This is an optimization exercise on Yosys and OpenROAD, whose aim is small area, a short achievable clock period and few clock cycles per item, not a production implementation. In this exercise RTL edits were held to simulation tests only and were not proved equivalent to the original. Not every run is shown, and edits may drop behaviour that the tests do not exercise. No activity file was given, so power comes from the tool's default toggle rates.

===== run.sh =====
#!/bin/bash
# synth_recipe.tcl (not shown) runs the flow's synth.tcl, then flattens the netlist and writes it again
# the make line also repeats each setting of config.mk as NAME=value (left out here)
make -C /OpenROAD-flow-scripts/flow DESIGN_CONFIG=/design/flow/config.mk WORK_HOME=/design/flow/orfs CLKGATE_MAP_FILE= SYNTH_SCRIPT=/design/flow/synth_recipe.tcl finish

===== design.v =====
`timescale 1ns/1ns
module REGISTER(q, d, clk);
   parameter N = 1;
   output reg [N-1:0] q;
   input [N-1:0]      d;
   input 	     clk;
   always @(posedge clk)
    q <= d;
endmodule  
module REGISTER_CE(q, d, ce, clk);
   parameter N = 1;
   output reg [N-1:0] q;
   input [N-1:0]      d;
   input 	      ce, clk;
   always @(posedge clk)
     if (ce) q <= d;
endmodule  
module REGISTER_R(q, d, rst, clk);
   parameter N = 1;
   parameter INIT = {N{1'b0}};
   output reg [N-1:0] q;
   input [N-1:0]      d;
   input 	      rst, clk;
   always @(posedge clk)
     if (rst) q <= INIT;
     else q <= d;
endmodule  
module REGISTER_R_CE(q, d, rst, ce, clk);
   parameter N = 1;
   parameter INIT = {N{1'b0}};
   output reg [N-1:0] q;
   input [N-1:0]      d;
   input 	      rst, ce, clk;
   always @(posedge clk)
     if (rst) q <= INIT;
     else if (ce) q <= d;
endmodule  
module XILINX_ASYNC_RAM_DP(q0, d0, addr0, we0, q1, d1, addr1, we1, clk, rst);
    parameter DWIDTH = 8;                
    parameter AWIDTH = 8;                
    parameter DEPTH = 256;               
    parameter MEM_INIT_HEX_FILE = "";
    parameter MEM_INIT_BIN_FILE = "";
    input clk;
    input rst;
    input [DWIDTH-1:0] d0;                
    input [AWIDTH-1:0] addr0;             
    input 	           we0;
    output [DWIDTH-1:0] q0;
    input [DWIDTH-1:0] d1;                
    input [AWIDTH-1:0] addr1;             
    input 	           we1;
    output [DWIDTH-1:0] q1;
    reg [DWIDTH-1:0] mem [DEPTH-1:0];
    always @(posedge clk) begin
        if (we0)
            mem[addr0] <= d0;
    end
    always @(posedge clk) begin
        if (we1)
            mem[addr1] <= d1;
    end
    assign q0 = mem[addr0];
    assign q1 = mem[addr1];
endmodule  
module io_dmem_controller #(
    parameter AWIDTH        = 32,
    parameter DWIDTH        = 32,
    parameter MAX_BURST_LEN = 16384,  
    parameter IO_LATENCY    = 10      
) (
    input clk,
    input rst,
    input [AWIDTH-1:0]  req_read_addr,
    input               req_read_addr_valid,
    output              req_read_addr_ready,
    input [31:0]        req_read_len,  
    output [DWIDTH-1:0] resp_read_data,
    output              resp_read_data_valid,
    input               resp_read_data_ready,
    input [AWIDTH-1:0]  req_write_addr,
    input               req_write_addr_valid,
    output              req_write_addr_ready,
    input [31:0]        req_write_len,  
    input [DWIDTH-1:0]  req_write_data,
    input               req_write_data_valid,
    output              req_write_data_ready,
    output              resp_write_status,  
    output              resp_write_status_valid,
    input               resp_write_status_ready,
    input  [DWIDTH-1:0] dmem_douta,
    output [DWIDTH-1:0] dmem_dina,
    output [AWIDTH-1:0] dmem_addra,
    output [3:0]        dmem_wea,
    input  [DWIDTH-1:0] dmem_doutb,
    output [DWIDTH-1:0] dmem_dinb,
    output [AWIDTH-1:0] dmem_addrb,
    output [3:0]        dmem_web
);
    wire req_read_addr_fire     = req_read_addr_valid  & req_read_addr_ready;
    wire resp_read_data_fire    = resp_read_data_valid & resp_read_data_ready;
    wire req_write_addr_fire    = req_write_addr_valid & req_write_addr_ready;
    wire req_write_data_fire    = req_write_data_valid & req_write_data_ready;
    wire resp_write_status_fire = resp_write_status_valid & resp_write_status_ready;
    localparam STATE_READ_IDLE     = 2'b00;
    localparam STATE_READ_WAIT     = 2'b01;
    localparam STATE_READ_DMEM     = 2'b10;
    localparam STATE_WRITE_IDLE    = 2'b00;
    localparam STATE_WRITE_WAIT    = 2'b01;
    localparam STATE_WRITE_DMEM    = 2'b10;
    localparam STATE_WRITE_SUCCESS = 2'b11;
    wire [1:0] state_read_q;
    reg  [1:0] state_read_d;
    REGISTER_R #(.N(2), .INIT(STATE_READ_IDLE)) state_read_reg (
        .q(state_read_q),
        .d(state_read_d),
        .rst(rst),
        .clk(clk));
    wire [1:0] state_write_q;
    reg  [1:0] state_write_d;
    REGISTER_R #(.N(2), .INIT(STATE_WRITE_IDLE)) state_write_reg (
        .q(state_write_q),
        .d(state_write_d),
        .rst(rst),
        .clk(clk));
    wire [AWIDTH-1:0] req_read_addr_q;
    REGISTER_R_CE #(.N(AWIDTH), .INIT(0)) req_read_addr_reg (
        .q(req_read_addr_q),
        .d(req_read_addr),
        .ce(state_read_q == STATE_READ_IDLE && req_read_addr_fire),
        .rst(rst),
        .clk(clk)
    );
    wire [31:0] req_read_len_q;
    REGISTER_R_CE #(.N(32), .INIT(1)) req_read_len_reg (
        .q(req_read_len_q),
        .d(req_read_len),
        .ce(state_read_q == STATE_READ_IDLE && req_read_addr_fire),
        .rst(rst),
        .clk(clk)
    );
    wire [AWIDTH-1:0] req_write_addr_q;
    REGISTER_R_CE #(.N(AWIDTH), .INIT(0)) req_write_addr_reg (
        .q(req_write_addr_q),
        .d(req_write_addr),
        .ce(state_write_q == STATE_WRITE_IDLE && req_write_addr_fire),
        .rst(rst),
        .clk(clk)
    );
    wire [31:0] req_write_len_q;
    REGISTER_R_CE #(.N(32), .INIT(1)) req_write_len_reg (
        .q(req_write_len_q),
        .d(req_write_len),
        .ce(state_write_q == STATE_WRITE_IDLE && req_write_addr_fire),
        .rst(rst),
        .clk(clk)
    );
    wire [31:0] read_wait_cnt_q, read_wait_cnt_d;
    wire read_wait_cnt_ce, read_wait_cnt_rst;
    REGISTER_R_CE #(.N(32), .INIT(0)) read_wait_cnt_reg (
        .q(read_wait_cnt_q),
        .d(read_wait_cnt_d),
        .ce(read_wait_cnt_ce),
        .rst(read_wait_cnt_rst),
        .clk(clk)
    );
    wire [31:0] read_len_cnt_q, read_len_cnt_d;
    wire read_len_cnt_ce, read_len_cnt_rst;
    REGISTER_R_CE #(.N(32), .INIT(0)) read_len_cnt_reg (
        .q(read_len_cnt_q),
        .d(read_len_cnt_d),
        .ce(read_len_cnt_ce),
        .rst(read_len_cnt_rst),
        .clk(clk)
    );
    wire [31:0] write_wait_cnt_q, write_wait_cnt_d;
    wire write_wait_cnt_ce, write_wait_cnt_rst;
    REGISTER_R_CE #(.N(32), .INIT(0)) write_wait_cnt_reg (
        .q(write_wait_cnt_q),
        .d(write_wait_cnt_d),
        .ce(write_wait_cnt_ce),
        .rst(write_wait_cnt_rst),
        .clk(clk)
    );
    wire [31:0] write_len_cnt_q, write_len_cnt_d;
    wire write_len_cnt_ce, write_len_cnt_rst;
    REGISTER_R_CE #(.N(32), .INIT(0)) write_len_cnt_reg (
        .q(write_len_cnt_q),
        .d(write_len_cnt_d),
        .ce(write_len_cnt_ce),
        .rst(write_len_cnt_rst),
        .clk(clk)
    );
    wire read_delay_q;
    REGISTER_R_CE #(.N(1), .INIT(0)) read_delay_reg (
        .q(read_delay_q),
        .d(1'b1),
        .ce(read_delay_q == 0 & resp_read_data_valid == 1 & resp_read_data_ready == 0),
        .rst(resp_read_data_fire | rst),
        .clk(clk)
    );
    wire [DWIDTH-1:0] read_data_delay_q;
    REGISTER_CE #(.N(DWIDTH)) read_data_delay_reg (
        .q(read_data_delay_q),
        .d(dmem_douta),
        .ce(~(read_delay_q == 1 & resp_read_data_fire == 0)),
        .clk(clk)
    );
    wire [31:0] read_burst_len  = (req_read_len_q  == 0) ? 1 :
                                  (req_read_len_q  <  MAX_BURST_LEN) ? req_read_len_q  : MAX_BURST_LEN;
    wire [31:0] write_burst_len = (req_write_len_q == 0) ? 1 :
                                  (req_write_len_q <  MAX_BURST_LEN) ? req_write_len_q : MAX_BURST_LEN;
    wire read_idle  = (state_read_q  == STATE_READ_IDLE);
    wire read_wait  = (state_read_q  == STATE_READ_WAIT);
    wire read_dmem  = (state_read_q  == STATE_READ_DMEM);
    wire write_idle    = (state_write_q == STATE_WRITE_IDLE);
    wire write_wait    = (state_write_q == STATE_WRITE_WAIT);
    wire write_dmem    = (state_write_q == STATE_WRITE_DMEM);
    wire write_success = (state_write_q == STATE_WRITE_SUCCESS);
    assign read_wait_cnt_d      = read_wait_cnt_q + 1;
    assign read_wait_cnt_ce     = read_wait;
    assign read_wait_cnt_rst    = read_dmem | rst;
    assign read_len_cnt_d       = read_len_cnt_q + 1;
    assign read_len_cnt_ce      = (read_wait_cnt_q == IO_LATENCY - 1) |
                                  resp_read_data_fire;
    assign read_len_cnt_rst     = read_idle | rst;
    assign write_wait_cnt_d     = write_wait_cnt_q + 1;
    assign write_wait_cnt_ce    = write_wait;
    assign write_wait_cnt_rst   = write_dmem | rst;
    assign write_len_cnt_d      = write_len_cnt_q + 1;
    assign write_len_cnt_ce     = req_write_data_fire;
    assign write_len_cnt_rst    = write_idle | rst;
    assign req_read_addr_ready  = read_idle;
    assign resp_read_data_valid = read_dmem;
    assign resp_read_data       = read_delay_q ? read_data_delay_q : dmem_douta;
    assign dmem_addra           = req_read_addr_q + read_len_cnt_q;
    assign dmem_dina            = 0;
    assign dmem_wea             = 4'b0000;  
    assign req_write_addr_ready    = write_idle;
    assign req_write_data_ready    = write_dmem;
    assign resp_write_status_valid = write_success;
    assign resp_write_status       = write_success;  
    assign dmem_addrb              = req_write_addr_q + write_len_cnt_q;
    assign dmem_dinb               = req_write_data;
    assign dmem_web                = req_write_data_fire ? 4'b1111 : 4'b0000;
    always @(*) begin
        state_read_d = state_read_q;
        case (state_read_q)
            STATE_READ_IDLE: begin
                if (req_read_addr_fire)
                    state_read_d = STATE_READ_WAIT;
            end
            STATE_READ_WAIT: begin
                if (read_wait_cnt_q == IO_LATENCY - 1)
                    state_read_d = STATE_READ_DMEM;
            end
            STATE_READ_DMEM: begin
                if (read_len_cnt_q == read_burst_len)
                    state_read_d = STATE_READ_IDLE;
            end
        endcase
    end
    always @(*) begin
        state_write_d = state_write_q;
        case (state_write_q)
            STATE_WRITE_IDLE: begin
                if (req_write_addr_fire)
                    state_write_d = STATE_WRITE_WAIT;
            end
            STATE_WRITE_WAIT: begin
                if (write_wait_cnt_q == IO_LATENCY - 1)
                    state_write_d = STATE_WRITE_DMEM;
            end
            STATE_WRITE_DMEM: begin
                if (write_len_cnt_q == write_burst_len - 1 & req_write_data_fire)
                    state_write_d = STATE_WRITE_SUCCESS;
            end
            STATE_WRITE_SUCCESS: begin
                if (resp_write_status_fire)
                    state_write_d = STATE_WRITE_IDLE;
            end
        endcase
    end
endmodule
module conv2d_accel (
    input         clk,
    input         rst,
    input         start,
    output        idle,
    output        done,
    input  [31:0] fm_dim,
    input  [31:0] wt_offset,
    input  [31:0] ifm_offset,
    input  [31:0] ofm_offset,
    output [31:0] dmem_addra,
    input  [31:0] dmem_douta,
    output [31:0] dmem_addrb,
    output [31:0] dmem_dinb,
    output [3:0]  dmem_web
);
    wire [31:0] req_read_addr;
    wire        req_read_addr_valid, req_read_addr_ready;
    wire [31:0] req_read_len;
    wire [31:0] resp_read_data;
    wire        resp_read_data_valid, resp_read_data_ready;
    wire [31:0] req_write_addr;
    wire        req_write_addr_valid, req_write_addr_ready;
    wire [31:0] req_write_len;
    wire [31:0] req_write_data;
    wire        req_write_data_valid, req_write_data_ready;
    wire        resp_write_status, resp_write_status_valid, resp_write_status_ready;
    conv2D_opt #(.AWIDTH(32), .DWIDTH(32), .WT_DIM(3)) conv2D_opt (
        .clk(clk), .rst(rst),
        .start(start), .idle(idle), .done(done),
        .fm_dim(fm_dim), .wt_offset(wt_offset),
        .ifm_offset(ifm_offset), .ofm_offset(ofm_offset),
        .req_read_addr(req_read_addr),
        .req_read_addr_valid(req_read_addr_valid),
        .req_read_addr_ready(req_read_addr_ready),
        .req_read_len(req_read_len),
        .resp_read_data(resp_read_data),
        .resp_read_data_valid(resp_read_data_valid),
        .resp_read_data_ready(resp_read_data_ready),
        .req_write_addr(req_write_addr),
        .req_write_addr_valid(req_write_addr_valid),
        .req_write_addr_ready(req_write_addr_ready),
        .req_write_len(req_write_len),
        .req_write_data(req_write_data),
        .req_write_data_valid(req_write_data_valid),
        .req_write_data_ready(req_write_data_ready),
        .resp_write_status(resp_write_status),
        .resp_write_status_valid(resp_write_status_valid),
        .resp_write_status_ready(resp_write_status_ready)
    );
    io_dmem_controller #(.AWIDTH(32), .DWIDTH(32)) io_dmem_controller (
        .clk(clk), .rst(rst),
        .req_read_addr(req_read_addr),
        .req_read_addr_valid(req_read_addr_valid),
        .req_read_addr_ready(req_read_addr_ready),
        .req_read_len(req_read_len),
        .resp_read_data(resp_read_data),
        .resp_read_data_valid(resp_read_data_valid),
        .resp_read_data_ready(resp_read_data_ready),
        .req_write_addr(req_write_addr),
        .req_write_addr_valid(req_write_addr_valid),
        .req_write_addr_ready(req_write_addr_ready),
        .req_write_len(req_write_len),
        .req_write_data(req_write_data),
        .req_write_data_valid(req_write_data_valid),
        .req_write_data_ready(req_write_data_ready),
        .resp_write_status(resp_write_status),
        .resp_write_status_valid(resp_write_status_valid),
        .resp_write_status_ready(resp_write_status_ready),
        .dmem_douta(dmem_douta), .dmem_dina(), .dmem_addra(dmem_addra), .dmem_wea(),
        .dmem_doutb(32'b0), .dmem_dinb(dmem_dinb), .dmem_addrb(dmem_addrb), .dmem_web(dmem_web)
    );
endmodule

module fifo #(
    parameter WIDTH = 32,   
    parameter LOGDEPTH = 3  
) (
    input clk,
    input rst,
    input  enq_valid,
    input  [WIDTH-1:0] enq_data,
    output enq_ready,
    output deq_valid,
    output [WIDTH-1:0] deq_data,
    input deq_ready
);
    localparam DEPTH = (1 << LOGDEPTH);
    wire [LOGDEPTH-1:0] buffer_addr0, buffer_addr1;
    wire [WIDTH-1:0] buffer_d0, buffer_d1, buffer_q0, buffer_q1;
    wire buffer_we0, buffer_we1;
    XILINX_ASYNC_RAM_DP #(.AWIDTH(LOGDEPTH), .DWIDTH(WIDTH), .DEPTH(DEPTH)) buffer (
        .q0(buffer_q0), .d0(buffer_d0), .addr0(buffer_addr0), .we0(buffer_we0),
        .q1(buffer_q1), .d1(buffer_d1), .addr1(buffer_addr1), .we1(buffer_we1),
        .clk(clk), .rst(rst));
    assign buffer_we1 = 1'b0;
    assign buffer_d1  = 0;
    wire [LOGDEPTH:0] read_ptr_val, read_ptr_next;
    wire read_ptr_ce;
    wire [LOGDEPTH:0] write_ptr_val, write_ptr_next;
    wire write_ptr_ce;
    REGISTER_R_CE #(.N(LOGDEPTH + 1)) read_ptr_reg  (
        .q(read_ptr_val),
        .d(read_ptr_next),
        .ce(read_ptr_ce),
        .rst(rst), .clk(clk));
    REGISTER_R_CE #(.N(LOGDEPTH + 1)) write_ptr_reg (
        .q(write_ptr_val),
        .d(write_ptr_next),
        .ce(write_ptr_ce),
        .rst(rst), .clk(clk));
    wire enq_fire = enq_valid && enq_ready;
    wire deq_fire = deq_valid && deq_ready;
    assign buffer_d0            = enq_data;
    assign buffer_addr0         = write_ptr_val;
    assign buffer_we0           = enq_fire;
    assign enq_ready            = !((read_ptr_val[LOGDEPTH-1:0] == write_ptr_val[LOGDEPTH-1:0])
                                    && (read_ptr_val[LOGDEPTH] != write_ptr_val[LOGDEPTH]));
    assign buffer_addr1         = read_ptr_val;
    assign deq_data             = buffer_q1;
    assign deq_valid            = !(read_ptr_val == write_ptr_val);
    assign read_ptr_next    = read_ptr_val + 1;
    assign write_ptr_next   = write_ptr_val + 1;
    assign write_ptr_ce     = enq_fire;
    assign read_ptr_ce      = deq_fire; 
endmodule
module conv2D_pe #(
    parameter AWIDTH = 32,
    parameter DWIDTH = 32,
    parameter WT_DIM = 3
) (
    input clk,
    input rst,
    input [DWIDTH-1:0]      index_i,
    input [DWIDTH-1:0]      fm_dim,
    input [DWIDTH-1:0]      pe_weight_data_i,
    input                   pe_weight_data_valid,
    input [DWIDTH-1:0]      pe_fm_data_i,
    input                   pe_fm_data_valid,
    output [DWIDTH-1:0]     pe_data_o,
    output                  pe_data_valid
);
    localparam halo_cnt  = (WT_DIM - 1);
    localparam half_halo_cnt = halo_cnt >> 1;
    wire [31:0] x_cnt_edge = (fm_dim + halo_cnt - 1);
    wire [31:0] y_cnt_edge = (fm_dim + halo_cnt - 1);
    localparam WT_SIZE      = WT_DIM * WT_DIM;
    wire halo;
    wire [DWIDTH-1:0] index;
    REGISTER_R #(.N(DWIDTH)) index_reg (
        .q(index),
        .d(index_i),
        .clk(clk),
        .rst(rst));
    wire [31:0] m_cnt_d, m_cnt_q;
    wire m_cnt_ce, m_cnt_rst;
    REGISTER_R_CE #(.N(32), .INIT(0)) m_cnt_reg (
        .q(m_cnt_q),
        .d(m_cnt_d),
        .ce(m_cnt_ce),
        .rst(m_cnt_rst),
        .clk(clk)
    );
    wire [31:0] n_cnt_d, n_cnt_q;
    wire n_cnt_ce, n_cnt_rst;
    REGISTER_R_CE #(.N(32), .INIT(0)) n_cnt_reg (
        .q(n_cnt_q),
        .d(n_cnt_d),
        .ce(n_cnt_ce),
        .rst(n_cnt_rst),
        .clk(clk)
    );
    assign n_cnt_d      = n_cnt_q + 1;
    assign n_cnt_ce     = pe_weight_data_valid;
    assign n_cnt_rst    = (n_cnt_q == WT_DIM - 1 & pe_weight_data_valid) | rst; 
    assign m_cnt_d      = m_cnt_q + 1;
    assign m_cnt_ce     = (pe_weight_data_valid && n_cnt_q == WT_DIM - 1);
    assign m_cnt_rst    = (n_cnt_q == WT_DIM - 1 & m_cnt_q == WT_DIM -1 & pe_weight_data_valid) | rst;
    wire [DWIDTH-1:0] weight_reg_q[WT_DIM-1:0];
    wire [DWIDTH-1:0] weight_reg_d[WT_DIM-1:0];
    wire weight_reg_en[WT_DIM-1:0];
    genvar i;
    generate
        for (i = 0; i < WT_DIM; i = i + 1) begin:weight
            REGISTER_R_CE #(.N(DWIDTH), .INIT(32'b0)) weight_reg (
                .q(weight_reg_q[i]),
                .d(weight_reg_d[i]),
                .ce(weight_reg_en[i]),
                .clk(clk),
                .rst(rst));
        end
    endgenerate
    generate
        for (i = 0; i < WT_DIM; i = i + 1) begin
            assign weight_reg_d[i] = pe_weight_data_i;
            assign weight_reg_en[i] =  m_cnt_q == index_i
                                        & n_cnt_q == i & pe_weight_data_valid;
        end
    endgenerate
    wire [DWIDTH-1:0] x_cnt_reg_d, x_cnt_reg_q;
    wire x_cnt_reg_ce, x_cnt_reg_rst;
    REGISTER_R_CE #(.N(DWIDTH), .INIT(0)) x_cnt_reg (
        .q(x_cnt_reg_q),
        .d(x_cnt_reg_d),
        .ce(x_cnt_reg_ce),
        .rst(x_cnt_reg_rst),
        .clk(clk)
    );
    wire [DWIDTH-1:0] y_cnt_reg_d, y_cnt_reg_q;
    wire y_cnt_reg_ce, y_cnt_reg_rst;
    REGISTER_R_CE #(.N(DWIDTH), .INIT(0)) y_cnt_reg (
        .q(y_cnt_reg_q),
        .d(y_cnt_reg_d),
        .ce(y_cnt_reg_ce),
        .rst(y_cnt_reg_rst),
        .clk(clk)
    );
    wire weight_done_q, weight_done_d;
    wire weight_done_ce, weight_done_rst;
    REGISTER_R_CE #(.N(1), .INIT(0)) weight_done_reg (
        .q(weight_done_q),
        .d(weight_done_d),
        .ce(weight_done_ce),
        .rst(weight_done_rst),
        .clk(clk)
    );
    assign x_cnt_reg_d      = x_cnt_reg_q + 1;
    assign x_cnt_reg_ce     = weight_done_q & (pe_fm_data_valid | halo);
    assign x_cnt_reg_rst    = ((x_cnt_reg_q == x_cnt_edge) & (pe_fm_data_valid | halo)) | rst;
    assign y_cnt_reg_d      = y_cnt_reg_q + 1;
    assign y_cnt_reg_ce     = weight_done_q & (x_cnt_reg_q == x_cnt_edge)
                                            & (pe_fm_data_valid | halo);
    assign y_cnt_reg_rst    = (weight_done_q & (x_cnt_reg_q == x_cnt_edge)
                                            & (y_cnt_reg_q == y_cnt_edge)
                                            & (pe_fm_data_valid | halo)) | rst;
    assign halo         = (x_cnt_reg_q < half_halo_cnt) | (y_cnt_reg_q < half_halo_cnt)
                                                    | (x_cnt_reg_q > (x_cnt_edge - half_halo_cnt))
                                                    | (y_cnt_reg_q > (y_cnt_edge - half_halo_cnt));
    assign weight_done_d    = ~weight_done_q;
    assign weight_done_ce   = (m_cnt_q == WT_DIM - 1) & (n_cnt_q == WT_DIM - 1) & pe_weight_data_valid;
    assign weight_done_rst  = y_cnt_reg_rst;  
    wire [DWIDTH-1:0] inputs_reg_q[WT_DIM-1:0];
    wire [DWIDTH-1:0] inputs_reg_d[WT_DIM-1:0];
    wire inputs_reg_en[WT_DIM-1:0];
    wire inputs_reg_rst[WT_DIM-1:0];
    generate
        for (i = 0; i < WT_DIM; i = i + 1) begin:fm
            REGISTER_R_CE #(.N(DWIDTH), .INIT(32'b0)) input_reg (
                .q(inputs_reg_q[i]),
                .d(inputs_reg_d[i]),
                .ce(inputs_reg_en[i]),
                .clk(clk),
                .rst(inputs_reg_rst[i]));
        end
    endgenerate
    wire pe_out_fire_d, pe_out_fire_q;
    wire pe_out_fire_rst, pe_out_fire_en;
    REGISTER_R_CE #(.N(1), .INIT(0)) pe_out_fire (
        .q(pe_out_fire_q),
        .d(pe_out_fire_d),
        .ce(pe_out_fire_en),
        .rst(pe_out_fire_rst),
        .clk(clk)
    );
    assign pe_out_fire_d    = 1'b1;
    assign pe_out_fire_en   = weight_done_q & (y_cnt_reg_q >= index_i & x_cnt_reg_q >= WT_DIM - 1)
                                & (pe_fm_data_valid | halo);
    assign pe_out_fire_rst  = ~weight_done_q | rst | (y_cnt_reg_q < index_i | x_cnt_reg_q < WT_DIM - 1);
    generate
        for (i = 0; i < WT_DIM; i = i + 1) begin
            if (i == 0) begin
                assign inputs_reg_d[i]      = (halo == 1'b1) ? 32'b0 : pe_fm_data_i;
                assign inputs_reg_en[i]     = y_cnt_reg_q >= index_i & (pe_fm_data_valid | halo == 1'b1);
                assign inputs_reg_rst[i]    =  ~weight_done_q | rst; 
            end else begin
                assign inputs_reg_d[i]      = inputs_reg_q[i - 1];
                assign inputs_reg_en[i]     = weight_done_q;
                assign inputs_reg_rst[i]    = ((x_cnt_reg_q == WT_DIM + 1 & pe_fm_data_valid) & ~weight_done_q) | rst;
            end
        end
    endgenerate
    wire [DWIDTH-1:0] mult_result[WT_DIM-1:0];
    wire [DWIDTH-1:0] result_store[WT_DIM-1:0];
    generate
        for (i = 0; i < WT_DIM; i = i + 1) begin
            assign mult_result[i] = inputs_reg_q[i] * weight_reg_q[WT_DIM - 1 - i];
            REGISTER_R #(.N(32)) result_store_reg (
                .q(result_store[i]),
                .d(mult_result[i]),
                .clk(clk),
                .rst(rst)
            );
        end
    endgenerate
    integer j;
    reg [DWIDTH-1:0] sum_val;
    always @(*) begin
        sum_val = 32'b0;
        for (j = 0; j < WT_DIM; j = j + 1) begin
            sum_val = sum_val + result_store[j];
        end
    end
    wire pe_fire;
    REGISTER_R #(.N(1)) pe_fire_reg (
        .q(pe_fire),
        .d(pe_out_fire_q),
        .clk(clk),
        .rst(rst)
    );
    assign pe_data_o        = sum_val;
    assign pe_data_valid    = pe_fire; 
endmodule  
module conv2D_opt_compute #(
    parameter AWIDTH = 32,
    parameter DWIDTH = 32,
    parameter WT_DIM = 3,
    parameter IN_LOGDEPTH  = 4,
    parameter OUT_LOGDEPTH = 6,
    parameter PE_LOGDEPTH  = 5
) (
    input clk,
    input rst,
    input start,
    output idle,
    input  [31:0] fm_dim,
    input  [31:0] wt_offset,
    input  [31:0] ifm_offset,
    input  [31:0] ofm_offset,
    output [AWIDTH-1:0]  req_read_addr,
    output               req_read_addr_valid,
    input                req_read_addr_ready,
    output [31:0]        req_read_len,  
    input  [DWIDTH-1:0] rdata,
    input               rdata_valid,
    output              rdata_ready,
    output [AWIDTH-1:0]  req_write_addr,
    output               req_write_addr_valid,
    input                req_write_addr_ready,
    output [31:0]        req_write_len,  
    output [DWIDTH-1:0]  req_write_data,
    output               req_write_data_valid,
    input                req_write_data_ready,
    input                resp_write_status,
    input                resp_write_status_valid,
    output               resp_write_status_ready 
);
    assign resp_write_status_ready = 1'b1;
    localparam halo_cnt  = (WT_DIM - 1);
    localparam half_halo_cnt = halo_cnt >> 1;
    wire [31:0] x_cnt_edge = (fm_dim + halo_cnt - 1);
    wire [31:0] y_cnt_edge = (fm_dim + halo_cnt - 1);
    wire [DWIDTH-1:0] fifo_deq_read_data;
    wire fifo_deq_read_data_valid, fifo_deq_read_data_ready;
    wire fifo_rdata_fire;
    fifo #(.WIDTH(DWIDTH), .LOGDEPTH(IN_LOGDEPTH)) data_in_fifo(
        .clk(clk),
        .rst(rst),
        .enq_valid(rdata_valid),
        .enq_data(rdata),
        .enq_ready(rdata_ready),
        .deq_valid(fifo_deq_read_data_valid),
        .deq_data(fifo_deq_read_data),
        .deq_ready(fifo_deq_read_data_ready)
    );
    wire [DWIDTH-1:0] fifo_enq_write_data;
    wire fifo_enq_write_data_valid, fifo_enq_write_data_ready;
    fifo #(.WIDTH(DWIDTH), .LOGDEPTH(OUT_LOGDEPTH)) data_out_fifo(
        .clk(clk),
        .rst(rst),
        .enq_valid(fifo_enq_write_data_valid),
        .enq_data(fifo_enq_write_data),
        .enq_ready(fifo_enq_write_data_ready),
        .deq_valid(req_write_data_valid),
        .deq_data(req_write_data),
        .deq_ready(req_write_data_ready)
    );
    localparam STATE_IDLE       = 3'b000;
    localparam STATE_LOAD_WT    = 3'b001;
    localparam STATE_LOAD_FM    = 3'b010;
    localparam STATE_LAST_WRITE = 3'b011;
    localparam STATE_STORE_FM   = 3'b100;
    wire [2:0] state_q;
    reg  [2:0] state_d;
    REGISTER_R #(.N(3), .INIT(STATE_IDLE)) state_reg (
        .q(state_q),
        .d(state_d),
        .rst(rst),
        .clk(clk)
    );
    wire [31:0] m_cnt_d, m_cnt_q;
    wire m_cnt_ce, m_cnt_rst;
    REGISTER_R_CE #(.N(32), .INIT(0)) m_cnt_reg (
        .q(m_cnt_q),
        .d(m_cnt_d),
        .ce(m_cnt_ce),
        .rst(m_cnt_rst),
        .clk(clk)
    );
    wire [31:0] n_cnt_d, n_cnt_q;
    wire n_cnt_ce, n_cnt_rst;
    REGISTER_R_CE #(.N(32), .INIT(0)) n_cnt_reg (
        .q(n_cnt_q),
        .d(n_cnt_d),
        .ce(n_cnt_ce),
        .rst(n_cnt_rst),
        .clk(clk)
    );
    wire [31:0] x_cnt_d, x_cnt_q;
    wire x_cnt_ce, x_cnt_rst;
    REGISTER_R_CE #(.N(32), .INIT(0)) x_cnt_reg (
        .q(x_cnt_q),
        .d(x_cnt_d),
        .ce(x_cnt_ce),
        .rst(x_cnt_rst),
        .clk(clk)
    );
    wire [31:0] y_cnt_d, y_cnt_q;
    wire y_cnt_ce, y_cnt_rst;
    REGISTER_R_CE #(.N(32), .INIT(0)) y_cnt_reg (
        .q(y_cnt_q),
        .d(y_cnt_d),
        .ce(y_cnt_ce),
        .rst(y_cnt_rst),
        .clk(clk)
    );
    wire [31:0] write_counter_d;
    wire [31:0] write_counter_q;
    wire write_counter_ce, write_counter_rst;
    REGISTER_R_CE #(.N(32)) write_counter (
        .q(write_counter_q),
        .d(write_counter_d),
        .ce(write_counter_ce),
        .rst(write_counter_rst),
        .clk(clk)
    );
    wire rdata_addr_valid_reg_d, rdata_addr_valid_reg_q;
    wire rdata_addr_valid_reg_rst, rdata_addr_valid_reg_ce;
    REGISTER_R_CE #(.N(1)) rdata_addr_valid_reg (
        .q(rdata_addr_valid_reg_q),
        .d(rdata_addr_valid_reg_d),
        .ce(rdata_addr_valid_reg_ce),
        .rst(rdata_addr_valid_reg_rst),
        .clk(clk)
    );
    wire wdata_addr_valid_reg_d, wdata_addr_valid_reg_q;
    wire wdata_addr_valid_reg_rst, wdata_addr_valid_reg_ce;
    REGISTER_R_CE #(.N(1)) wdata_addr_valid_reg (
        .q(wdata_addr_valid_reg_q),
        .d(wdata_addr_valid_reg_d),
        .ce(wdata_addr_valid_reg_ce),
        .rst(wdata_addr_valid_reg_rst),
        .clk(clk)
    );
    wire [DWIDTH-1:0] pe_weight_data, pe_fm_data;
    wire pe_fm_data_valid;
    wire [DWIDTH-1:0] pe_data_outputs[WT_DIM-1:0];
    wire pe_data_valids[WT_DIM-1:0];
    wire pe_rst;
    wire pe_weight_data_valid;
    genvar i;
    generate
        for (i = 0; i < WT_DIM; i = i + 1) begin:PE
            conv2D_pe #(.AWIDTH(AWIDTH),
                        .DWIDTH(DWIDTH),
                        .WT_DIM(WT_DIM)) pe (
                            .clk(clk),
                            .rst(rst),
                            .index_i(i),
                            .fm_dim(fm_dim),
                            .pe_weight_data_i(pe_weight_data),
                            .pe_weight_data_valid(pe_weight_data_valid),
                            .pe_fm_data_i(pe_fm_data),
                            .pe_fm_data_valid(pe_fm_data_valid),
                            .pe_data_o(pe_data_outputs[i]),
                            .pe_data_valid(pe_data_valids[i]));
        end
    endgenerate
    wire pe_fifo_enq_ready[WT_DIM-1:0] ;
    wire pe_fifo_deq_ready[WT_DIM-1:0];
    wire pe_fifo_deq_valids[WT_DIM-1:0];
    wire [DWIDTH-1:0] pe_fifo_deq_datas[WT_DIM-1:0];
    generate
        for (i = 0; i < WT_DIM; i = i + 1) begin:FIFO
            fifo #(.WIDTH(32), .LOGDEPTH(PE_LOGDEPTH)) fifo (
                .clk(clk),
                .rst(rst),
                .enq_valid(pe_data_valids[i]),
                .enq_data(pe_data_outputs[i]),
                .enq_ready(pe_fifo_enq_ready[i]),
                .deq_valid(pe_fifo_deq_valids[i]),
                .deq_data(pe_fifo_deq_datas[i]),
                .deq_ready(pe_fifo_deq_ready[i]));
        end
    endgenerate
    wire halo;
    assign idle = (state_q == STATE_IDLE);
    always @(*) begin
        state_d = state_q;
        case (state_q)
            STATE_IDLE: begin
                if (start)
                    state_d = STATE_LOAD_WT;
            end
            STATE_LOAD_WT: begin
                if (n_cnt_q == WT_DIM - 1 & m_cnt_q == WT_DIM - 1 & fifo_rdata_fire)
                    state_d = STATE_LOAD_FM;
            end
            STATE_LOAD_FM: begin
                if (x_cnt_q == x_cnt_edge & y_cnt_q == y_cnt_edge & (fifo_rdata_fire | halo))
                    state_d = STATE_LAST_WRITE;
            end
            STATE_LAST_WRITE: begin
                if (write_counter_rst)
                    state_d = STATE_STORE_FM;
            end
            STATE_STORE_FM: begin
                if (~req_write_data_valid)
                    state_d = STATE_IDLE;
            end
        endcase
    end
    assign rdata_addr_valid_reg_d = 1;
    assign rdata_addr_valid_reg_ce = (state_d == STATE_LOAD_WT & state_q == STATE_IDLE)
                                    | (state_d == STATE_LOAD_FM & state_q == STATE_LOAD_WT);
    assign rdata_addr_valid_reg_rst = (rdata_addr_valid_reg_q & req_read_addr_ready) | rst;
    assign req_read_addr            = (state_q == STATE_LOAD_WT) ? wt_offset
                                        : (state_q == STATE_LOAD_FM) ? ifm_offset : 0;
    assign req_read_addr_valid      = rdata_addr_valid_reg_q;
    assign req_read_len             = (state_q == STATE_LOAD_WT) ? WT_DIM * WT_DIM
                                        : (state_q == STATE_LOAD_FM) ? fm_dim * fm_dim : 0;
    assign fifo_rdata_fire            = fifo_deq_read_data_ready & fifo_deq_read_data_valid;
    assign fifo_deq_read_data_ready = (state_q == STATE_LOAD_WT)
                                        | (state_q == STATE_LOAD_FM & ~halo);
    assign pe_weight_data_valid     = (state_q == STATE_LOAD_WT)
                                        & fifo_rdata_fire;
    assign pe_weight_data           = fifo_deq_read_data;
    assign m_cnt_d      = m_cnt_q + 1;
    assign m_cnt_ce     = (state_q == STATE_LOAD_WT) & fifo_rdata_fire & (n_cnt_q == WT_DIM - 1);
    assign m_cnt_rst    = ((m_cnt_q == WT_DIM - 1) & (n_cnt_q == WT_DIM - 1) & fifo_rdata_fire) | rst;
    assign n_cnt_d      = n_cnt_q + 1;
    assign n_cnt_ce     = (state_q == STATE_LOAD_WT) & fifo_rdata_fire;
    assign n_cnt_rst    = (n_cnt_q == WT_DIM - 1 & fifo_rdata_fire) | rst;
    assign pe_fm_data_valid         = ((state_q == STATE_LOAD_FM) | (state_q == STATE_LAST_WRITE))
                                        & fifo_rdata_fire;
    assign pe_fm_data               = fifo_deq_read_data;
    assign halo         = (x_cnt_q < half_halo_cnt) | (y_cnt_q < half_halo_cnt)
                                                    | (x_cnt_q > (x_cnt_edge - half_halo_cnt))
                                                    | (y_cnt_q > (y_cnt_edge - half_halo_cnt));
    assign x_cnt_d      = x_cnt_q + 1;
    assign x_cnt_ce     = (state_q == STATE_LOAD_FM) & (fifo_rdata_fire | halo);
    assign x_cnt_rst    = (state_q == STATE_LOAD_FM & x_cnt_q == x_cnt_edge & (fifo_rdata_fire | halo)) | rst;
    assign y_cnt_d      = y_cnt_q + 1;
    assign y_cnt_ce     = (state_q == STATE_LOAD_FM) & (x_cnt_q == x_cnt_edge) & (fifo_rdata_fire | halo);
    assign y_cnt_rst    = (state_q == STATE_LOAD_FM & x_cnt_q ==  x_cnt_edge & y_cnt_q == y_cnt_edge & (fifo_rdata_fire | halo)) | rst;
    reg pe_data_valid;
    reg [DWIDTH-1:0] pe_data_out;
    wire pe_data_fire;
    integer j;
    always @(*) begin
        pe_data_valid = 1'b1;
        for (j = 0; j < WT_DIM; j = j + 1) begin
            pe_data_valid = pe_data_valid & pe_fifo_deq_valids[j];
        end
    end
    generate
        for (i = 0; i < WT_DIM; i = i + 1) begin
            assign pe_fifo_deq_ready[i] = ((state_q == STATE_LOAD_FM)
                                       | (state_q == STATE_LAST_WRITE))
                                       & pe_data_valid
                                       & fifo_enq_write_data_ready;
        end
    endgenerate
    always @(*) begin
        pe_data_out = 32'b0;
        for (j = 0; j < WT_DIM; j = j + 1) begin
            pe_data_out = pe_data_out + pe_fifo_deq_datas[j];
        end
    end
    assign pe_data_fire                 = pe_data_valid
                                          & ((state_q == STATE_LOAD_FM) | (state_q == STATE_LAST_WRITE))
                                          & fifo_enq_write_data_ready;
    assign fifo_enq_write_data          = pe_data_out;
    assign fifo_enq_write_data_valid    = pe_data_valid;
    assign write_counter_d      = write_counter_q + 1;
    assign write_counter_ce     = pe_data_fire;
    assign write_counter_rst    = (write_counter_q == fm_dim * fm_dim) | rst;
    assign wdata_addr_valid_reg_d   = 1'b1;
    assign wdata_addr_valid_reg_ce  = (state_d == STATE_STORE_FM) & (state_q != STATE_STORE_FM);
    assign wdata_addr_valid_reg_rst = ((wdata_addr_valid_reg_q == 1'b1) & req_write_addr_ready) | rst;
    assign req_write_addr        = ofm_offset;
    assign req_write_addr_valid  = wdata_addr_valid_reg_q;
    assign req_write_len         = fm_dim * fm_dim; 
endmodule  
module conv2D_opt #(
    parameter AWIDTH  = 32,
    parameter DWIDTH  = 32,
    parameter WT_DIM  = 3
) (
    input clk,
    input rst,
    input start,
    output idle,
    output done,
    input  [31:0]       fm_dim,
    input  [31:0]       wt_offset,
    input  [31:0]       ifm_offset,
    input  [31:0]       ofm_offset,
    output [AWIDTH-1:0] req_read_addr,
    output              req_read_addr_valid,
    input               req_read_addr_ready,
    output [31:0]       req_read_len,  
    input [DWIDTH-1:0]  resp_read_data,
    input               resp_read_data_valid,
    output              resp_read_data_ready,
    output [AWIDTH-1:0] req_write_addr,
    output              req_write_addr_valid,
    input               req_write_addr_ready,
    output [31:0]       req_write_len,  
    output [DWIDTH-1:0] req_write_data,
    output              req_write_data_valid,
    input               req_write_data_ready,
    input                resp_write_status,
    input                resp_write_status_valid,
    output               resp_write_status_ready
);
    wire compute_idle;
    wire start_q;
    REGISTER_R_CE #(.N(1), .INIT(0)) start_reg (
        .q(start_q),
        .d(1'b1),
        .ce(start),
        .rst(rst | (done & ~start)),
        .clk(clk)
    );
    REGISTER_R_CE #(.N(1), .INIT(0)) done_reg (
        .q(done),
        .d(1'b1),
        .ce(start_q & compute_idle),
        .rst(rst | (done & start)),
        .clk(clk)
    );
    assign idle = compute_idle;
    conv2D_opt_compute #(.AWIDTH(AWIDTH),
                         .DWIDTH(DWIDTH),
                         .WT_DIM(WT_DIM)
    ) conv2D (
        .clk(clk),
        .rst(rst | done & ~start),
        .start(start),
        .idle(compute_idle),
        .fm_dim(fm_dim),
        .wt_offset(wt_offset),
        .ifm_offset(ifm_offset),
        .ofm_offset(ofm_offset),
        .req_read_addr(req_read_addr),
        .req_read_addr_valid(req_read_addr_valid),
        .req_read_addr_ready(req_read_addr_ready),
        .req_read_len(req_read_len),
        .rdata(resp_read_data),
        .rdata_valid(resp_read_data_valid),
        .rdata_ready(resp_read_data_ready),
        .req_write_addr(req_write_addr),
        .req_write_addr_valid(req_write_addr_valid),
        .req_write_addr_ready(req_write_addr_ready),
        .req_write_len(req_write_len),
        .req_write_data(req_write_data),
        .req_write_data_valid(req_write_data_valid),
        .req_write_data_ready(req_write_data_ready),
        .resp_write_status(resp_write_status),
        .resp_write_status_valid(resp_write_status_valid),
        .resp_write_status_ready(resp_write_status_ready)
    );
endmodule

===== constraint.sdc =====
create_clock -name core_clock -period 11.0 [get_ports {clk}]
set_input_delay 2.2000 -clock core_clock [delete_from_list [all_inputs] [get_ports {clk}]]
set_output_delay 2.2000 -clock core_clock [all_outputs]
set_load 0.01 [all_outputs]

===== config.mk =====
export PLATFORM = sky130hd
export DESIGN_NAME = conv2d_accel
export DESIGN_NICKNAME = conv2d_accel
export VERILOG_FILES = /design/flow/design.v
export SDC_FILE = /design/flow/constraint.sdc
export NUM_CORES = 4
export LEC_CHECK = 0
export CAP_MARGIN = 20
export CORE_MARGIN = 2
export CORE_UTILIZATION = 35
export PLACE_DENSITY = 0.55
export SLEW_MARGIN = 20

==> run summary, run 1 <==
H-tree Lvls=6; Post-CTS Hold Buffers=0; CP arrival=11.19 ns; fin. max-slew vios=0; R2R cell count=25; top post-synthesis cells by area=edfxtp_1, fa_1, mux4_2; Routed WL per cell=25.1 um; 1st-pass router iterations=6; warnings from Yosys=20; P_leak=201 nW; Hold WS=0.457 ns; max-cap viol count=0; initial core utilization=35.0%; slowest CP cell=fa_1; Setup TNS=0 ns; Final Hold Vio Count=0; average via count per standard cell=5.20; Seq/Total Area, Yosys=44.9%; Die Wd=1150 um; P per Cell Area=153 nW/um^2; CTS Buf Count=815; port bufs=264; Crit Path Max Fanout=13; R2R Setup Slk=1.69 ns; Final Setup Violations=0; hold path depth=2; max reg flops=3072; DRT iter0 DRCs=24.3k; fmax=99.1 MHz; Tmin final=10.09 ns; vias in the first global route=299k; core footprint=1310000 um^2; post-route ant nets=0; Die H=1150 um; Critical Path Sink=conv2D_opt.conv2D.wdata_addr_valid_reg.q; largest net degree at the start of global routing=154; Main synth FF type=edfxtp_1; EDFF count, synth=5664; CTS sink cnt=7432; Worst path max stage delay=0.61 ns; area leader, netlist=edfxtp_1; Hold Crit Class=flop to flop; CTS Buffer Depth=5; GPL Wtd Cong=0.889; Layout Nets=42.7k; CTS resizes=0; outcome=complete, no violations; total track usage=20.7%; antenna violations before repair=74; Distinct cells, synth=101; Synth top area share=37.2%; placed instance area=486000 um^2; synthesized area=458000 um^2; RSZ-0062 raised after global routing=false; most numerous cell in the Yosys netlist=edfxtp_1
Testbench counts for the RTL of run 1, summed over its fixed seeds: cycles 18,070, items 4,600.
-- run 1: through the flow --
stage | util (%) | std cells | setup WS, ns
detailed placement | 37.2 | 53100 | -0.253
CTS | 39.2 | 54600 | 1.01
finish | 39.3 | 54700 | 0.910
global route | 39.3 | 54700 | 0.419
global placement | 37.2 | 53100 | -0.335
floorplan | - | 36400 | 0.302
-- run 1: layout make-up --
class	instances	area, um^2
diodes	64	160
flip-flops and latches	7432	206000
fillers	123000	793000
inverters	5271	19800
clock inverters	469	5000
well taps	17300	21600
repair buffers	1294	10900
clock buffers	1034	21700
multi-input cells	21800	228000
-- run 1: power by group --
group	switching [mW]	internal (mW)
Sequential	0.0955	30.0
Combinational	11.8	9.09
Clock	11.8	15.5
-- run 1: critical path, delay by kind of cell --
family	cells	cell delay (ns)
AO/OA/AOI/OAI	5	1.18
buffers and inverters	9	1.39
AND/OR/NAND/NOR	8	1.65
adder cells (fa/ha/maj)	9	4.57
XOR/XNOR	1	0.16
-- run 1: cell families after synthesis --
logic type,after synthesis,share of synthesized area [%]
AND/OR/NAND/NOR,9725,9.63
multiplexers,2458,10.3
flip-flops,7432,44.9
buffers and inverters,7134,5.87
adder cells (fa/ha/maj),5925,23.0
AO/OA/AOI/OAI,1753,2.45
XOR/XNOR,1977,3.81
other,2,0.00164
-- run 1: cell usage in the layout (no fill, tap or decap), types with 86 or more instances in the layout --
cell             netlist  layout
o21ai_0              335     334
mux2i_1              540     540
nand3_1              385     382
ha_1                1759    1757
or3_1                117     117
mux2_2               131     131
nor4_1               187     185
dfxtp_1             1768    1725
clkbuf_16              0     816
and3_1               200     199
clkinv_1               6     171
xnor2_2                6      86
a21oi_1              574     565
mux4_2              1787    1787
buf_4                  4     989
nor3_1               254     244
nor2_1              2139    1956
clkinv_2               0     123
xor2_1               869     840
and2_1              1325    1323
nand4_1              289     289
a21o_1               198     197
nand2_1             4402    4391
clkdlybuf4s50_1        0     261
o21a_1               100      99
xnor2_1             1095    1006
fa_1                4166    4165
clkbuf_1            1605     173
edfxtp_1            5664    5664
nor2_4                 0     178
inv_1               5262    5261
nor2b_1              101     101
-- run 1: layer usage --
layer	vias to the layer above	GRT usage (%)	part of all wire [%]
met4	18	6.79	3.6
met2	10000	34.6	48
li1	122000	-	-
met5	-	0	0.0087
met1	150000	27.6	42
met3	2135	3.22	6.7
### M1 wires, run 1

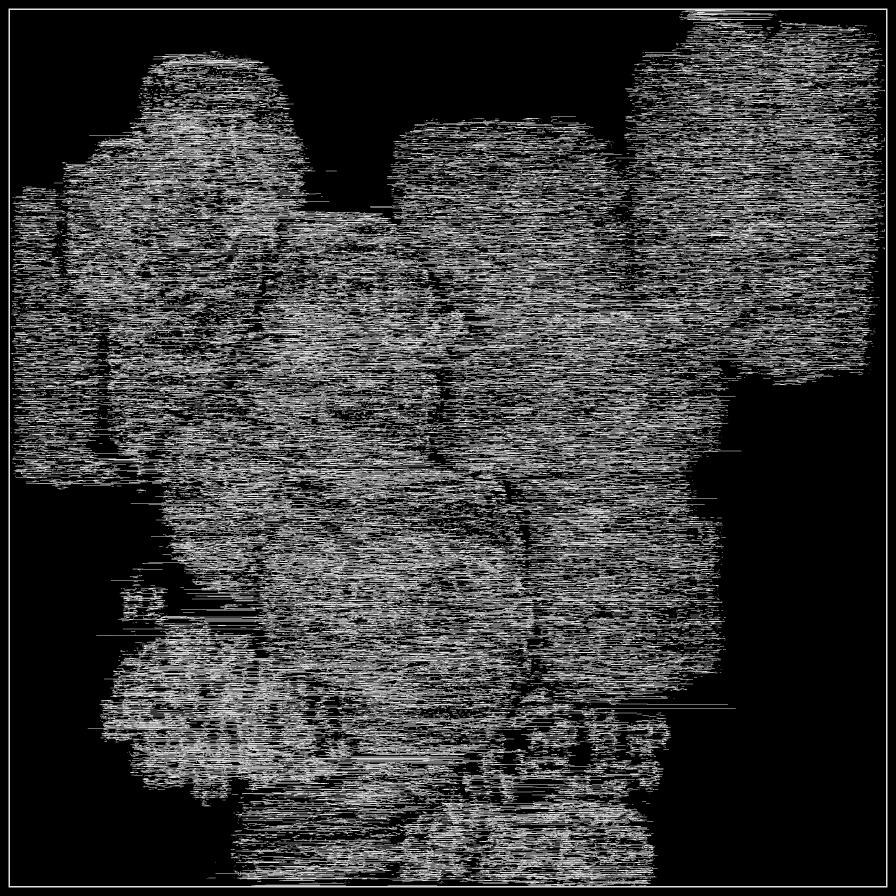
The layer holds 42% of the routed length. 40089 nets have wire on it.
via count: 285k
final wirelength: 1380000 um

### M2 wires, run 1

The bar under the picture is 200 um long.
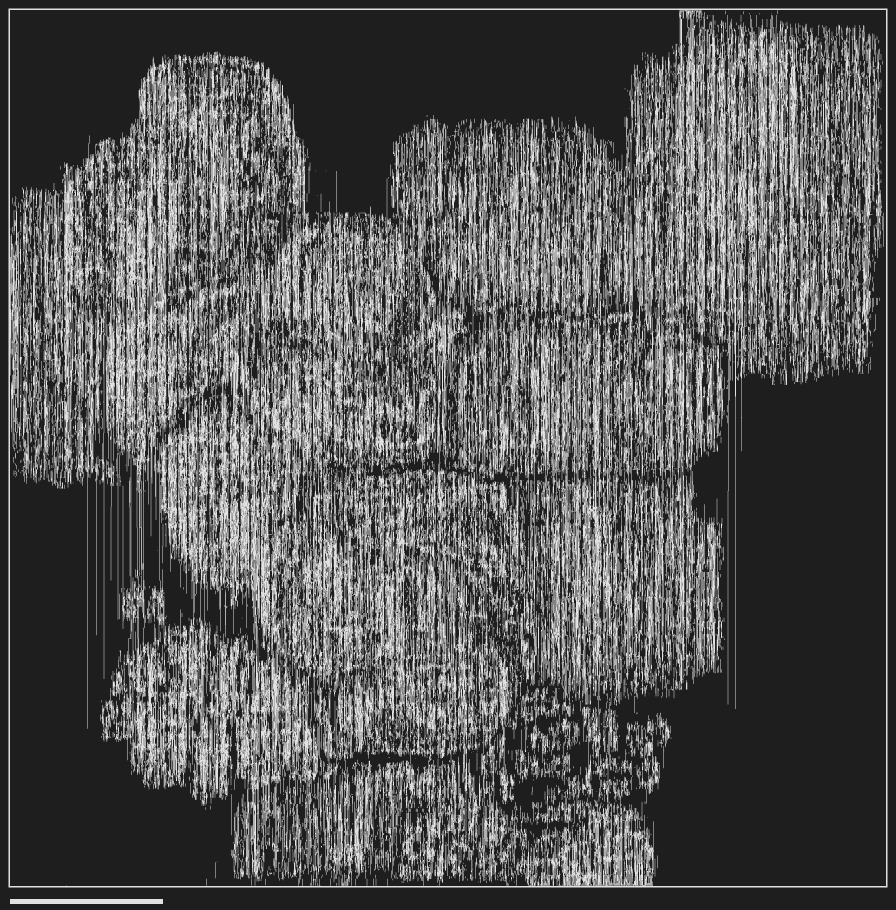
The longest straight run is 609 um. 36677 nets have wire on it. The wires run mostly vertical. The layer carries 663 mm of wire. The layer holds 48% of the routed length.
M2 GR Usage: 34.6%

### Met3 routing, run 1

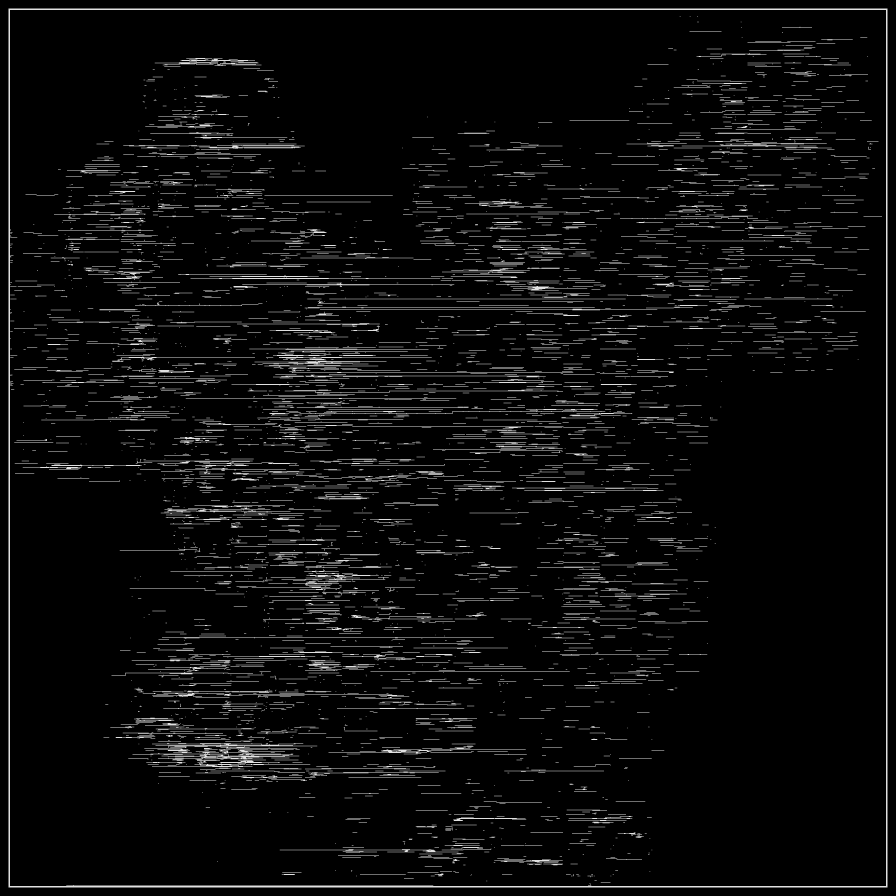
The longest straight run is 472 um. 2302 nets have wire on it.
Global Route met3 Usage: 3.22%

## Run 2: large edit since run 1, in outline
design.v: 957 -> 1306 lines; modules unchanged: 7
  mac_stage: new, 797 lines
  conv2D_opt: edited, 80 -> 151 lines
  removed: fifo, conv2D_pe, conv2D_opt_compute
==> module conv2D_opt as of run 2 <==
module conv2D_opt #(
    parameter AWIDTH  = 32,
    parameter DWIDTH  = 32,
    parameter WT_DIM  = 3
) (
    input clk,
    input rst,
    input start,
    output idle,
    output done,
    input  [31:0]       fm_dim,
    input  [31:0]       wt_offset,
    input  [31:0]       ifm_offset,
    input  [31:0]       ofm_offset,
    output [AWIDTH-1:0] req_read_addr,
    output              req_read_addr_valid,
    input               req_read_addr_ready,
    output [31:0]       req_read_len,  
    input [DWIDTH-1:0]  resp_read_data,
    input               resp_read_data_valid,
    output              resp_read_data_ready,
    output [AWIDTH-1:0] req_write_addr,
    output              req_write_addr_valid,
    input               req_write_addr_ready,
    output [31:0]       req_write_len,  
    output [DWIDTH-1:0] req_write_data,
    output              req_write_data_valid,
    input               req_write_data_ready,
    input                resp_write_status,
    input                resp_write_status_valid,
    output               resp_write_status_ready
);
    wire [3:0] d  = fm_dim[3:0];
    wire [6:0] dd = d * d;
    wire       narrow = (d < 4'd3);
    wire [3:0] dv = narrow ? 4'd3 : d;         
    reg busy, done_q;
    reg rq_wt, rq_ifm, rq_wr;
    reg [3:0] wcnt;                            
    reg ifm_on;                                
    reg [6:0] k;                               
    reg [2:0] ic;                              
    reg m0_q, m2_q;                            
    reg ov;                                    
    reg [2:0] oy, ox;                          
    wire st = start & ~busy;
    wire rd_wt = st | rq_wt;
    assign req_read_addr_valid = rd_wt | rq_ifm;
    assign req_read_addr       = rd_wt ? wt_offset : ifm_offset;
    assign req_read_len        = rd_wt ? 32'd9 : {25'd0, dd};
    assign req_write_addr_valid = st | rq_wr;
    assign req_write_addr       = ofm_offset;
    assign req_write_len        = {25'd0, dd};
    assign resp_write_status_ready = 1'b1;
    wire bubble = (d == 4'd2) & ifm_on & (k == 7'd1);
    assign resp_read_data_ready = ~bubble;
    wire wbeat = resp_read_data_valid & (wcnt != 4'd0);
    wire pbeat = resp_read_data_valid & ~bubble & busy & (wcnt == 4'd0);
    reg [31:0] w [0:8];
    integer i;
    always @(posedge clk) begin
        if (wbeat) begin
            for (i = 0; i < 8; i = i + 1) w[i] <= w[i+1];
            w[8] <= resp_read_data;
        end
    end
    reg [31:0] x_q, x3_q;
    always @(posedge clk) begin
        x_q  <= pbeat ? resp_read_data : 32'd0;
        x3_q <= pbeat ? resp_read_data + {resp_read_data[30:0], 1'b0} : 32'd0;
    end
    wire last = ov & (oy == d - 1) & (ox == d - 1);
    wire [2:0] ic_n = ~ifm_on ? 3'd0 : (ic == dv - 1) ? 3'd0 : ic + 3'd1;
    always @(posedge clk) begin
        if (rst) begin
            busy <= 1'b0; done_q <= 1'b0;
            rq_wt <= 1'b0; rq_ifm <= 1'b0; rq_wr <= 1'b0;
            wcnt <= 4'd0; ifm_on <= 1'b0; k <= 7'd0; ic <= 3'd0;
            m0_q <= 1'b0; m2_q <= 1'b0;
            ov <= 1'b0; oy <= 3'd0; ox <= 3'd0;
        end else begin
            if (st) begin
                busy <= 1'b1; done_q <= 1'b0;
            end else if (last) begin
                busy <= 1'b0; done_q <= 1'b1;
            end
            rq_wt  <= rd_wt & ~req_read_addr_ready;
            rq_ifm <= (rd_wt & req_read_addr_ready) | (rq_ifm & ~req_read_addr_ready);
            rq_wr  <= (st | rq_wr) & ~req_write_addr_ready;
            if (st) wcnt <= 4'd9;
            else if (wbeat) wcnt <= wcnt - 4'd1;
            ifm_on <= (ifm_on | pbeat) & ~last;
            k  <= ifm_on ? k + 7'd1 : 7'd0;
            ic <= ic_n;
            m0_q <= (ic_n == dv - 1);
            m2_q <= (ic_n == 3'd0);
            if (last) begin
                ov <= 1'b0;
            end else if (ifm_on & (k == {3'd0, dv} + 7'd1)) begin
                ov <= 1'b1; oy <= 3'd0; ox <= 3'd0;
            end else if (ov) begin
                ox <= (ox == dv - 1) ? 3'd0 : ox + 3'd1;
                if (ox == dv - 1) oy <= oy + 3'd1;
            end
        end
    end
    assign idle = ~busy;
    assign done = done_q;
    wire [31:0] wm [0:8];
    genvar g;
    generate
        for (g = 0; g < 9; g = g + 1) begin : wmask
            if (g % 3 == 0)      assign wm[g] = m0_q ? 32'd0 : w[g];
            else if (g % 3 == 2) assign wm[g] = m2_q ? 32'd0 : w[g];
            else                 assign wm[g] = w[g];
        end
    endgenerate
    reg  [31:0] c0, c1, c2, b0, b1, b2, a0, a1, a2;
    reg  [31:0] l1 [1:5];
    reg  [31:0] l2 [1:5];
    wire [31:0] c0_n, c1_n, c2_n, b0_n, b1_n, b2_n, a0_n, a1_n, a2_n;
    reg  [31:0] e1, e2;
    always @(*) begin
        case (dv[2:0])
            3'd4:    begin e1 = l1[1]; e2 = l2[1]; end
            3'd5:    begin e1 = l1[2]; e2 = l2[2]; end
            3'd6:    begin e1 = l1[3]; e2 = l2[3]; end
            3'd7:    begin e1 = l1[4]; e2 = l2[4]; end
            3'd0:    begin e1 = l1[5]; e2 = l2[5]; end
            default: begin e1 = c2;    e2 = b2;    end
        endcase
    end
    mac_stage s00 (.w(wm[0]), .x(x_q), .x3(x3_q), .zin(32'd0), .z(c0_n));
    mac_stage s01 (.w(wm[1]), .x(x_q), .x3(x3_q), .zin(c0),    .z(c1_n));
    mac_stage s02 (.w(wm[2]), .x(x_q), .x3(x3_q), .zin(c1),    .z(c2_n));
    mac_stage s10 (.w(wm[3]), .x(x_q), .x3(x3_q), .zin(e1),    .z(b0_n));
    mac_stage s11 (.w(wm[4]), .x(x_q), .x3(x3_q), .zin(b0),    .z(b1_n));
    mac_stage s12 (.w(wm[5]), .x(x_q), .x3(x3_q), .zin(b1),    .z(b2_n));
    mac_stage s20 (.w(wm[6]), .x(x_q), .x3(x3_q), .zin(e2),    .z(a0_n));
    mac_stage s21 (.w(wm[7]), .x(x_q), .x3(x3_q), .zin(a0),    .z(a1_n));
    mac_stage s22 (.w(wm[8]), .x(x_q), .x3(x3_q), .zin(a1),    .z(a2_n));
    always @(posedge clk) begin
        c0 <= c0_n; c1 <= c1_n; c2 <= c2_n;
        b0 <= b0_n; b1 <= b1_n; b2 <= b2_n;
        a0 <= a0_n; a1 <= a1_n; a2 <= a2_n;
        l1[1] <= c2; l1[2] <= l1[1]; l1[3] <= l1[2]; l1[4] <= l1[3]; l1[5] <= l1[4];
        l2[1] <= b2; l2[2] <= l2[1]; l2[3] <= l2[2]; l2[4] <= l2[3]; l2[5] <= l2[4];
    end
    assign req_write_data       = a2;
    assign req_write_data_valid = ov & (ox < d);
endmodule
### M1 wires, run 2

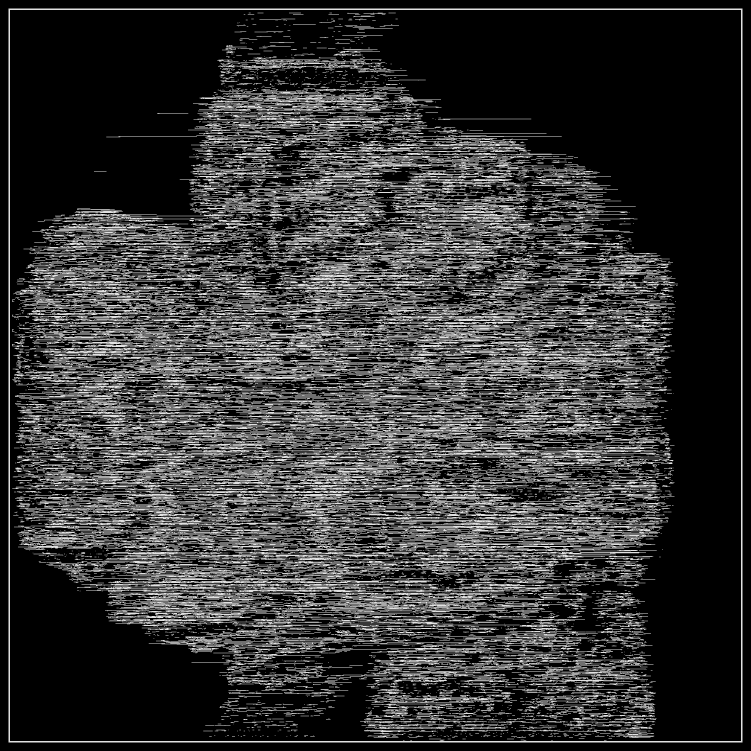
17620 nets have wire on it. The layer carries 262 mm of wire. The longest straight run is 99.4 um.
via count: 138k
final wirelength: 672000 um
grt met1 use: 36.4%

### The metal 4 layer, run 2

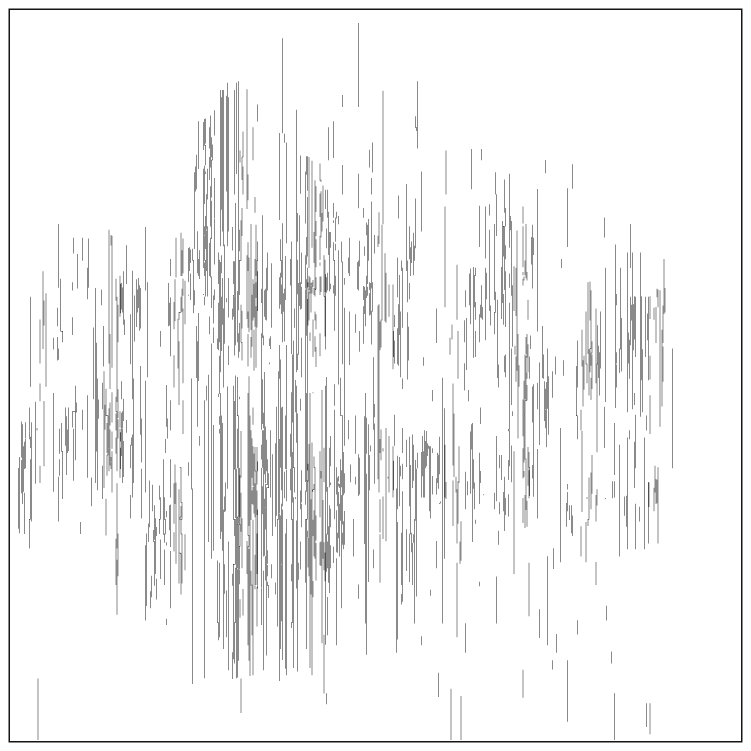
450 nets have wire on it. The longest straight run is 259 um. The layer carries 46.9 mm of wire.

==> run summary, run 2 <==
outcome=complete, no violations (unchanged); Synth Area in Compound Gates=16.3% (was 2.45%); DRT iter0 DRCs=16.3k (was 24.3k); Die H=682 um (was 1150 um); Worst path max stage delay=0.68 ns (was 0.61 ns); synthesized area=161000 um^2 (was 458000 um^2); Post-CTS Hold Buffers=0 (unchanged); hold path depth=0 (was 2); H-tree Lvls=4 (was 6); Routed WL per cell=29.5 um (was 25.1 um); worst slack, placed=0.945 ns (was -0.253 ns); fin. max-slew vios=0 (unchanged); area leader, netlist=fa_1 (was edfxtp_1); crit path buf inv count=6 (was 9); Distinct cells, synth=107 (was 101); # placed instances=22.4k (was 53.1k); total track usage=28.2% (was 20.7%); CTS Buf Count=154 (was 815); most frequent cells in the layout=mux2_2, fa_1, inv_1, a22oi_1, nor2_1 (was edfxtp_1, inv_1, nand2_1, fa_1, nor2_1); mux contribution to synthesized area=16.8% (was 10.3%); Synth Area in Simple Gates=9.74% (was 9.63%); RSZ-0062 raised after global routing=false (unchanged); Die Wd=682 um (was 1150 um); initial core utilization=35.1% (was 35.0%); warnings from Yosys=13 (was 20); Crit Path Max Fanout=64 (was 13); CTS sink cnt=1229 (was 7432); max-cap viol count=0 (unchanged); EDFF count, synth=320 (was 5664); Final Setup Violations=0 (unchanged); fmax=108 MHz (was 99.1 MHz); R2R Setup Slk=3.07 ns (was 1.69 ns); P_leak=74.7 nW (was 201 nW); Synth Area in Adders=27.6% (was 23.0%); Final Hold Vio Count=0 (unchanged); GPL Wtd Cong=0.934 (was 0.889); slowest CP cell=a311oi_1 (was fa_1); largest family of logic cells by synthesized area=adder cells (unchanged); CTS resizes=0 (unchanged)
Testbench counts for the RTL of run 2, summed over its fixed seeds: cycles 9,822, items 4,600.
### Critical path on the layout, run 2

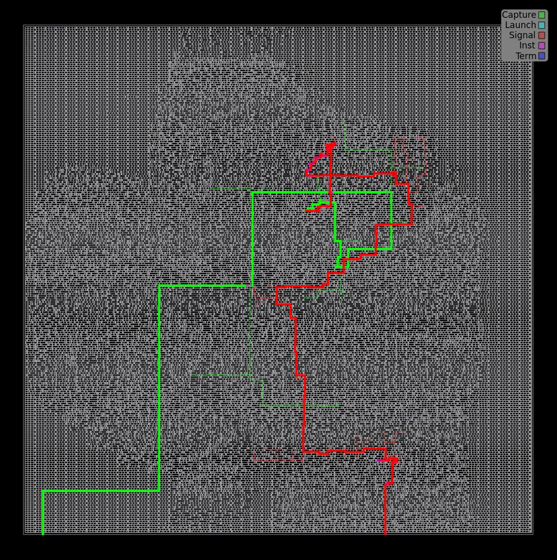
Final Util: 38.0%
final worst setup slack: 1.72 ns
Setup TNS: 0 ns
post-route insts no fill: 22.8k
Tmin final: 9.28 ns

## run 2: changes by cell type in the layout (fill, tap and decap cells not counted), sizes merged, moves of 731 or more
cell,change
a22oi,+1643
and2,-1215
clkbuf,-829
dfxtp,-859
edfxtp,-5344
fa,-2293
ha,-1200
inv,-3529
mux2,+2201
mux4,-1787
nand2,-3765
nor2,-731
## run 2: cell families after synthesis
logic type / Yosys count
AOI/OAI and AO/OA: 3627
muxes: 2404
other: 1
DFF: 1229
adders and majority gates: 2432
buffers and inverters: 3559
xor gates and xnor gates: 741
and+or+nand+nor: 3344
## run 2: area by class of cell
| cell class | count | area, um^2 |
|---|---|---|
| Sequential cell | 1229 | 28000 |
| Clock inverter | 74 | 822 |
| Clock buffer | 205 | 4430 |
| Multi-Input combinational cell | 12500 | 120000 |
| Inverter | 1754 | 6580 |
| Antenna cell | 32 | 80.1 |
| Tap cell | 6149 | 7690 |
| Fill cell | 46300 | 285000 |
| Timing Repair Buffer | 758 | 6950 |
## run 2: how the worst max path moves through the flow
stage,depth (start not counted),end,from
after global placement,28,conv2D_opt.a0[29],fm_dim[0]
after global routing,28,conv2D_opt.a0[29],fm_dim[0]
after CTS,28,conv2D_opt.a0[29],fm_dim[0]
after floorplan,5,conv2D_opt.wcnt[1],conv2D_opt.wcnt[0]
after detailed placement,28,conv2D_opt.a0[29],fm_dim[0]
final,28,conv2D_opt.a0[29],fm_dim[0]
## run 2: per-layer routing
layer	GRT usage (%)	wire length, um	vias up
met5	0	168	-
met4	16.6	46900	22
met2	42.6	288000	8909
met1	36.4	262000	69000
li1	-	-	57500
met3	7.05	74300	2355
## run 2: stage by stage
stage	util, %	hold WS [ns]
after floorplan	-	0.326
after global placement	36.9	0.332
after detailed placement	36.9	0.336
after CTS	38.0	0.295
after global routing	38.0	0.309
final	38.0	0.297
## run 2: where the power goes
group / leakage, nW / internal, mW / switching, mW
clock network: 2.58 / 3.12 / 2.31
registers: 10.4 / 5.71 / 0.877
logic: 61.7 / 3.21 / 5.36
total: 74.7 / 12.0 / 8.54

## static timing again, ports no longer ideal
In the flow no input, the clock included, has a driving cell. The finished layouts below were timed again as built, in two steps. Step 1 (the two cells are an assumption about what drives the block):
set clk [get_ports {clk}]
set_driving_cell -lib_cell sky130_fd_sc_hd__clkbuf_16 $clk
set_driving_cell -lib_cell sky130_fd_sc_hd__buf_2 [delete_from_list [all_inputs] $clk]
Step 2 moves the port delays by t, midway between the first and last clock arrival at a register: inputs arrive t later, outputs are due t later. That takes back most of the time a late clock gives input paths. a / b / c = ideal ports / drivers / drivers and shift; a / b = the first two.
run | t (ns) | setup slack, ns | latest minus earliest clock arrival (ns) | worst register clock-pin slew, ns
run 1 | 1.345 | 0.910 / 1.051 / -0.294 | 0.232 / 0.232 | 0.09 / 0.09
run 2 | 1.012 | 1.723 / 1.793 / 0.780 | 0.091 / 0.091 | 0.07 / 0.07
With both steps, setup timing fails in run 1, where it was met with ideal ports. For run 1, which loses most, drivers alone change the setup slack by +0.141 ns; drivers and shift together by -1.204 ns.
